This is an optimization exercise on Yosys and OpenROAD, whose aim is small area and a short achievable clock period, not a production implementation.
Function was checked by simulation only, so behaviour that the tests miss may differ from the original.

layer_met1.png
Supply wires on this layer in gray. Cells faint in the background.
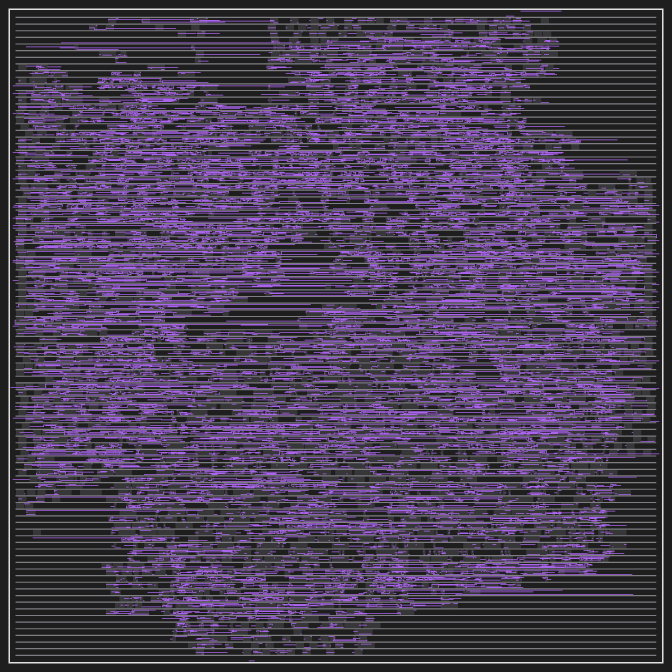
layer_met2.png
Cells faint in the background.
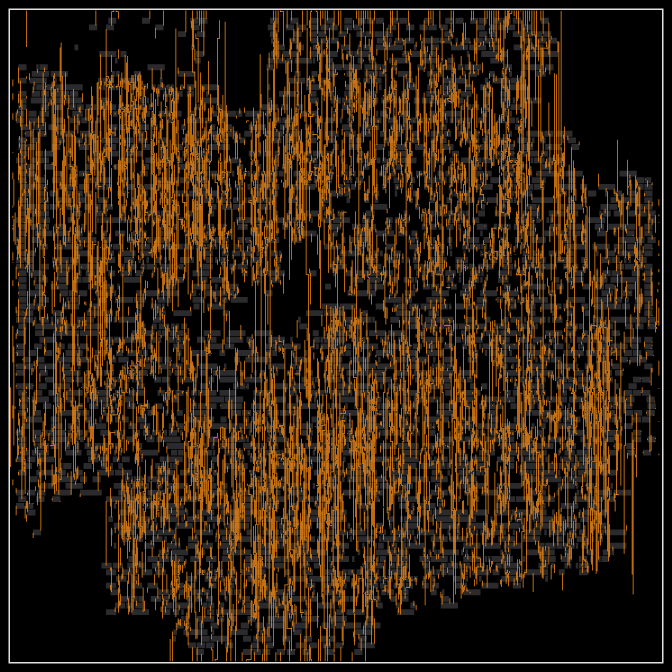
layer_met3.png
Scale bar: 100 um. Cells faint in the background.
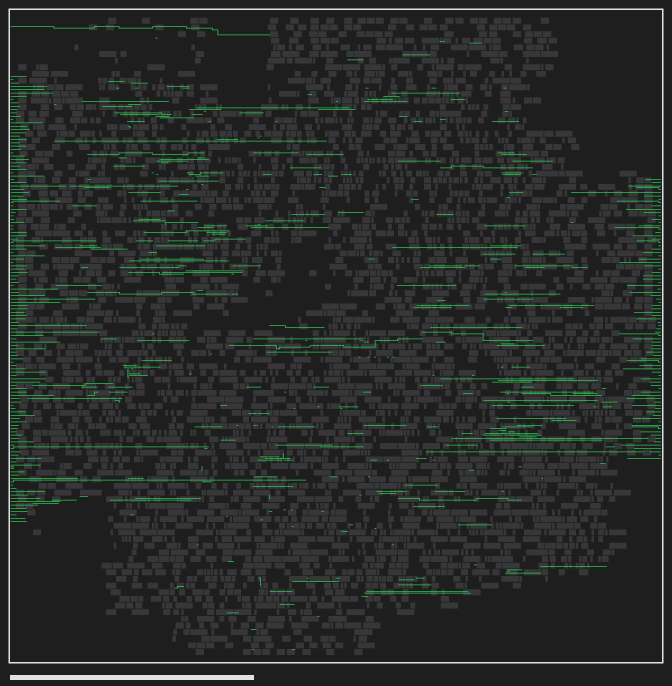
layer_met4.png
Scale bar: 100 um. Supply wires on this layer in gray.
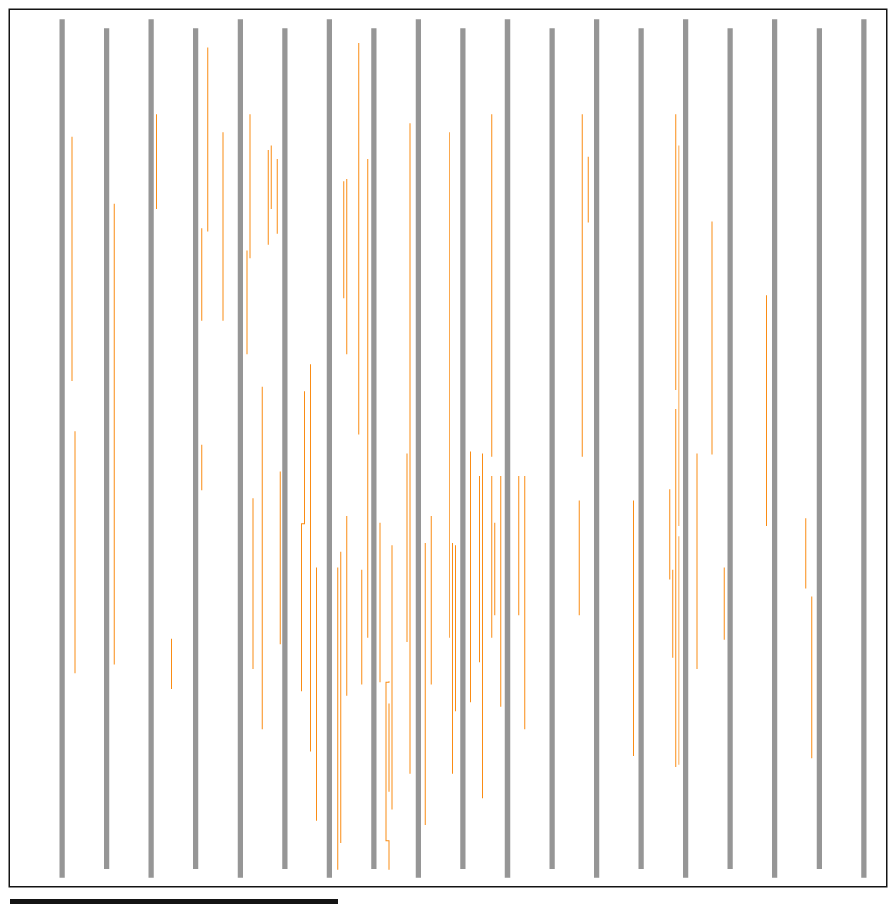
congestion.png
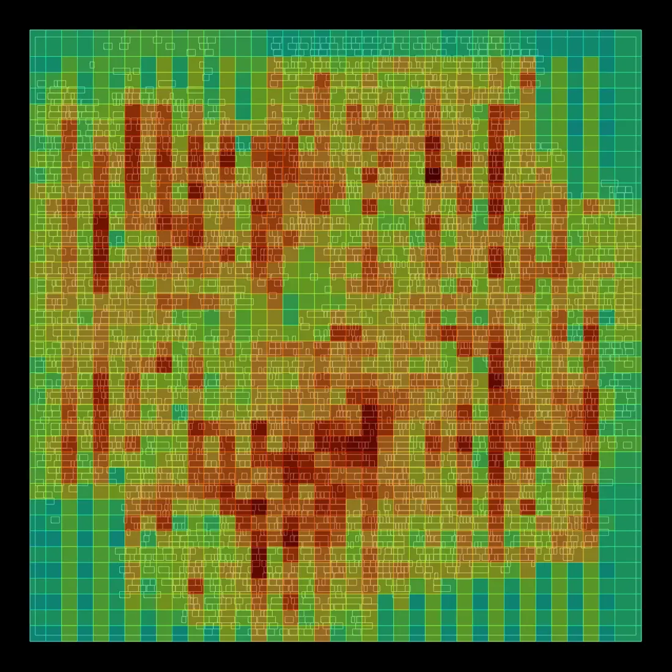
File: flow/config.mk
export PLATFORM = sky130hd
export DESIGN_NAME = DSP
export DESIGN_NICKNAME = DSP
export VERILOG_FILES = /design/flow/design.v
export SDC_FILE = /design/flow/constraint.sdc
export NUM_CORES = 4
export LEC_CHECK = 0
export CAP_MARGIN = 20
export CORE_MARGIN = 2
export CORE_UTILIZATION = 40
export SLEW_MARGIN = 20
File: flow/constraint.sdc
create_clock -name core_clock -period 6.5 [get_ports {clk}]
set_input_delay 1.3000 -clock core_clock [delete_from_list [all_inputs] [get_ports {clk}]]
set_output_delay 1.3000 -clock core_clock [all_outputs]
set_load 0.01 [all_outputs]
File: flow/design.v
 module MUX (in,out,en,clk,rst);
    parameter RSTTYPE = "SYNC";
    parameter sel     = 1;
    parameter size    = 18;
    input  [size-1:0] in;
    input   rst, clk, en;
    output [size-1:0] out;
    reg [size-1:0] in_reg;
    generate
        if (RSTTYPE == "SYNC") begin
            always @(posedge clk) begin
                if (rst)
                    in_reg <= 0;
                else if (en)
                    in_reg <= in;
            end
        end else begin
            always @(posedge clk or posedge rst) begin
                if (rst)
                    in_reg <= 0;
                else if (en)
                    in_reg <= in;
            end
        end
    endgenerate
    assign out =(sel)? in_reg:in;
endmodule  
module DSP (
    A, B, C, BCIN,
    CARRYOUT, CARRYOUTF, CARRYIN,
    D, M, P,
    clk, OPMODE,
    CEA, CEB, CEC, CECARRYIN, CED, CEM, CEOPMODE, CEP,
    RSTA, RSTB, RSTC, RSTCARRYIN, RSTD, RSTM, RSTOPMODE, RSTP,
    BCOUT, PCIN, PCOUT
);
parameter A0REG = 0;
parameter A1REG = 1;
parameter B0REG = 0;
parameter B1REG = 1;
parameter CREG = 1, DREG = 1, MREG = 1, PREG = 1, CARRTINREG = 1, CARRYOUTREG = 1, OPMODEREG = 1;
parameter CARRYINSEL = "OPMODE5";
parameter B_INPUT = "DIRECT";
parameter RSTTYPE = "SYNC";
input  [17:0] A, B, BCIN;
input  [47:0] C;
output CARRYOUT, CARRYOUTF;
input CARRYIN;
input  [17:0] D;
output [35:0] M;
output [47:0] P;
input clk;
input [7:0] OPMODE;
input CEA, CEB, CEC, CECARRYIN, CED, CEM, CEOPMODE;
input CEP, RSTA, RSTB, RSTC, RSTCARRYIN, RSTD, RSTM, RSTOPMODE, RSTP;
output [17:0] BCOUT;
input  [47:0] PCIN;
output [47:0]  PCOUT;
wire [7:0] OPMODE_REG;
wire [17:0] B_cascade;
wire [17:0] a0_reg, b0_reg;
wire [47:0] c_reg;
wire [17:0] d_reg;
wire [17:0] a1_reg, b1_reg;
wire [17:0] pre_adder_sub;
wire [17:0] mux1;
wire [35:0] mul_out;
wire [35:0] mul_reg;
wire carry_cascade;
wire carryin_reg;
reg [47:0] x_reg, z_reg;
wire [47:0] post_add_sub;
MUX #(.RSTTYPE(RSTTYPE), .sel(OPMODEREG), .size(8)) opmode_reg (.in(OPMODE), .out(OPMODE_REG), .en(CEOPMODE), .clk(clk), .rst(RSTOPMODE)); 
assign B_cascade = (B_INPUT == "DIRECT") ? B : (B_INPUT == "CASCADE") ? BCIN : 17'b0; 
MUX #(.RSTTYPE(RSTTYPE), .sel(A0REG), .size(18)) A0_REG (.in(A), .out(a0_reg), .en(CEA), .clk(clk), .rst(RSTA)); 
MUX #(.RSTTYPE(RSTTYPE), .sel(B0REG), .size(18)) B0_REG (.in(B_cascade), .out(b0_reg), .en(CEB), .clk(clk), .rst(RSTB)); 
MUX #(.RSTTYPE(RSTTYPE), .sel(CREG),  .size(48)) C_REG  (.in(C), .out(c_reg), .en(CEC), .clk(clk), .rst(RSTC)); 
MUX #(.RSTTYPE(RSTTYPE), .sel(DREG),  .size(18)) D_REG  (.in(D), .out(d_reg), .en(CED), .clk(clk), .rst(RSTD)); 
MUX #(.RSTTYPE(RSTTYPE), .sel(A1REG), .size(18)) A1_REG (.in(a0_reg), .out(a1_reg), .en(CEA), .clk(clk), .rst(RSTA)); 
assign pre_adder_sub = (OPMODE_REG[6] == 1'b0) ? b0_reg + d_reg : b0_reg - d_reg;
assign mux1 = (OPMODE_REG[4] == 1'b0) ? b0_reg : pre_adder_sub;
MUX #(.RSTTYPE(RSTTYPE), .sel(B1REG), .size(18)) B1_REG (.in(mux1), .out(b1_reg), .en(CEB), .clk(clk), .rst(RSTB)); 
assign BCOUT = b1_reg; 
assign mul_out = a1_reg * b1_reg;
MUX #(.RSTTYPE(RSTTYPE), .sel(MREG), .size(36)) Mul_reg (.in(mul_out), .out(mul_reg), .en(CEM), .clk(clk), .rst(RSTM)); 
assign M = mul_reg; 
assign carry_cascade = (CARRYINSEL == "OPMODE5") ? OPMODE[5] : (CARRYINSEL == "CARRYIN") ? CARRYIN : 1'b0; 
MUX #(.RSTTYPE(RSTTYPE), .sel(CARRTINREG), .size(1)) CARRYIN_REG (.in(carry_cascade), .out(carryin_reg), .en(CECARRYIN), .clk(clk), .rst(RSTCARRYIN)); 
always @(*) begin
    case (OPMODE_REG[1:0])
        2'b00: x_reg = 48'b0;
        2'b01: x_reg = {12'b0, mul_reg};
        2'b10: x_reg = P;
        2'b11: x_reg = {d_reg[11:0], a1_reg, b1_reg};
        default: x_reg = 48'b0;
    endcase
end
always @(*) begin
    case (OPMODE_REG[3:2])
        2'b00: z_reg = 48'b0;
        2'b01: z_reg = PCIN;
        2'b10: z_reg = P;
        2'b11: z_reg = c_reg;
        default: z_reg = 48'b0;
    endcase
end
assign {carryout_in, post_add_sub} = (OPMODE_REG[7] == 1'b0) ? z_reg + x_reg + carryin_reg : z_reg - (x_reg + carryin_reg);
MUX #(.RSTTYPE(RSTTYPE), .sel(CARRYOUTREG), .size(1)) CARRYOUT_REG (.in(carryout_in), .out(CARRYOUT), .en(CECARRYIN), .clk(clk), .rst(RSTCARRYIN)); 
assign CARRYOUTF = CARRYOUT; 
MUX #(.RSTTYPE(RSTTYPE), .sel(PREG), .size(48)) P_REG (.in(post_add_sub), .out(P), .en(CEP), .clk(clk), .rst(RSTP)); 
assign PCOUT = P; 
endmodule  
File: flow/run.sh
#!/bin/bash
# synth_recipe.tcl (not shown) runs the flow's synth.tcl, then flattens the netlist and writes it again
# the make line also repeats each setting of config.mk as NAME=value (left out here)
make -C /OpenROAD-flow-scripts/flow DESIGN_CONFIG=/design/flow/config.mk WORK_HOME=/design/flow/orfs CLKGATE_MAP_FILE= SYNTH_SCRIPT=/design/flow/synth_recipe.tcl finish
==> flow_metrics.tcl <==
set metrics [dict create \
    yosys-top-cells-count "459 x inv_1, 293 x nand2_1, 287 x nor2_1" \
    reg2reg_depth 21 \
    synth_area_leaders "fa_1 19%, dfxtp_1 14%, ha_1 12%" \
    cp-endpoint "Mul_reg.in_reg[33]" \
    synth_top_area_cell "fa_1" \
    cts_root_buf "clkbuf_16" \
    clock_insertion_delay_worst_skew_ps 530 \
    reg2reg_to "Mul_reg.in_reg[33]" \
    r2r_start "A1_REG.in_reg[8]" \
    max_clock_freq_ghz 0.158 \
    async_flop_share_pct 0 \
    critPathLaunchType "register" \
    drt_iter0_markers 1548 \
    ir_drop_v 0.000205 \
    die_y_um 267 \
    whs_ps 494 \
    hold_buffers 0 \
    critPathBufInv 4 \
    antenna_left 0 \
    numClockSinks 195 \
    worst_pin_slew_ps 1090 \
    yosysTopAreaCellShare_pct 18.9 \
    hp-class "reg2reg" \
    first_global_vias 23800 \
    status "no timing/DRC/antenna violations" \
    die_w_um 267 \
    hold_violations 0 \
    area_growth_pct 20.2 \
    hp-start "C_REG.in_reg[9]" \
    numCtsBuffers 17 \
    slew_viol_final 0 \
    p_total_mw 5.75 \
    cpLargestDelayFamily "adder cells" \
    yosysMostFrequentCell "inv_1" \
    finalCriticalPeriod_ps 6340 \
    layout_common_cells "459 x inv_1, 320 x clkdlybuf4s50_1, 293 x nand2_1" \
    min_period_over_period_pct 97.5 \
    setup_viol 0 \
    antenna_found_initial 2 \
    crit_type "reg2reg" \
    design_area_mm2 0.0332 \
    ys_warn_count 8 \
    slew_headroom_pct 27.1 \
    slowest_delay_ps 570 \
    synth_edf_count 0 \
    finalSetupTns_ps 0 \
    drt-pass1-iter-count 5 \
    mappedNetlistNets 4079 \
    synth.distinct_cells 82 \
    fin_ws_ps 163 \
    cts_tree "built" \
    cp_common_cell "fa_1" \
    clk_pin_slew_worst_paths_ps 90 \
    power.density_mw_per_mm2 173 \
    crit_chain "buf_12 > and2_1 > fa_1 > inv_1 > fa_1 > fa_1 > inv_1 > fa_2 > fa_1 > fa_1 > ha_4 > a211oi_2 > o21bai_2 > o41a_1 > buf_4 > a31oi_4 > a21oi_2 > a41o_1 > o31ai_2 > xor2_1 > o22ai_1" \
    via_per_inst 5.34 \
]
Back to the opening pictures, layer_met1.png:
The layer carries 41.6 mm of wire. The wires run mostly horizontal. 3929 nets have wire on it. The longest straight run is 98.4 um.
routed wire length: 91400 um
met1 usage: 34.7%
routed vias: 24.2k

Back to the opening pictures, layer_met2.png:
3589 nets have wire on it. The longest straight run is 137 um.
GR Util met2: 40.2%

Back to the opening pictures, layer_met3.png:
The wires run mostly horizontal. The longest straight run is 120 um. The layer carries 5470 um of wire. 426 nets have wire on it.
M3 GR Usage: 4.00%

Back to the opening pictures, layer_met4.png:
The layer carries 4200 um of wire. The wires run mostly vertical. The layer holds 4.6% of the routed length. 58 nets have wire on it. The longest straight run is 198 um.

Back to the opening pictures, congestion.png:
GRT Resource Usage Total: 25.7%
Most Crowded Layer GR: met2
drt wl/cell: 20.1 um
Final Util: 48.5%

## layer usage
layer	wire (um)	part of all wire (%)	vias up
li1	-	-	11700
met1	41600	46	11700
met2	40000	44	764
met3	5470	6.0	142
met4	4200	4.6	2
met5	13	0.014	-
## final cells by class
class	instances	area, um^2
Clock buffer	17	425
Timing Repair Buffer	504	4820
Inverter	461	1730
Multi-Input combinational cell	2466	21100
Clock inverter	13	123
Fill cell	6776	35200
Tap cell	882	1100
Antenna cell	1	2.50
Sequential cell	195	3950
## logic make-up after synthesis
| family | Yosys count | share of synthesized area, % |
|---|---|---|
| fa+ha+maj | 528 | 31.0 |
| compound gates | 602 | 15.0 |
| mux | 246 | 9.28 |
| xor+xnor | 131 | 4.15 |
| flops | 195 | 14.1 |
| buf+inv | 696 | 10.1 |
| simple gates | 959 | 16.3 |
## repair_timing
item | in CTS | in global routing
gates cloned | 0 | 0
endpoints found under the setup margin | 5 | 10
hold endpoints to repair | 0 | 0
pin swaps | 1 | 25
gates resized for setup | 9 | 46
setup buffers | 2 | 5
## report_power, final
part           total, mW  internal (mW)  switching, mW
Sequential          1.50           1.30          0.192
Combinational       3.15           1.44           1.70
Clock               1.10          0.500          0.604
Total               5.75           3.25           2.50

==> port drivers added, routing unchanged <==
The results above use ideal ports. As a check the final layout listed here was re-extracted and re-timed, cells and wires unchanged. Step 1 sets driving cells, clkbuf_16 on the clock port and buf_2 on the other inputs (assumed; they add their load-dependent delay and slew). Step 2, shift: input delay + t, output delay - t, t = (earliest + latest rising clock arrival at the registers) / 2. This alone moves slack from input paths to output paths. a / b / c = ideal / step 1 / step 2; a / b = the first two.
t, ns: 0.579
setup WS [ns]: 0.163 / 0.163 / 0.072
worst register clock-pin slew, ns: 0.09 / 0.09
cell pins on the clock port's net: 1
After both steps setup and hold are still met in this run. The setup slack of this run moves by 0.000 ns with the drivers and by -0.091 ns with both steps.
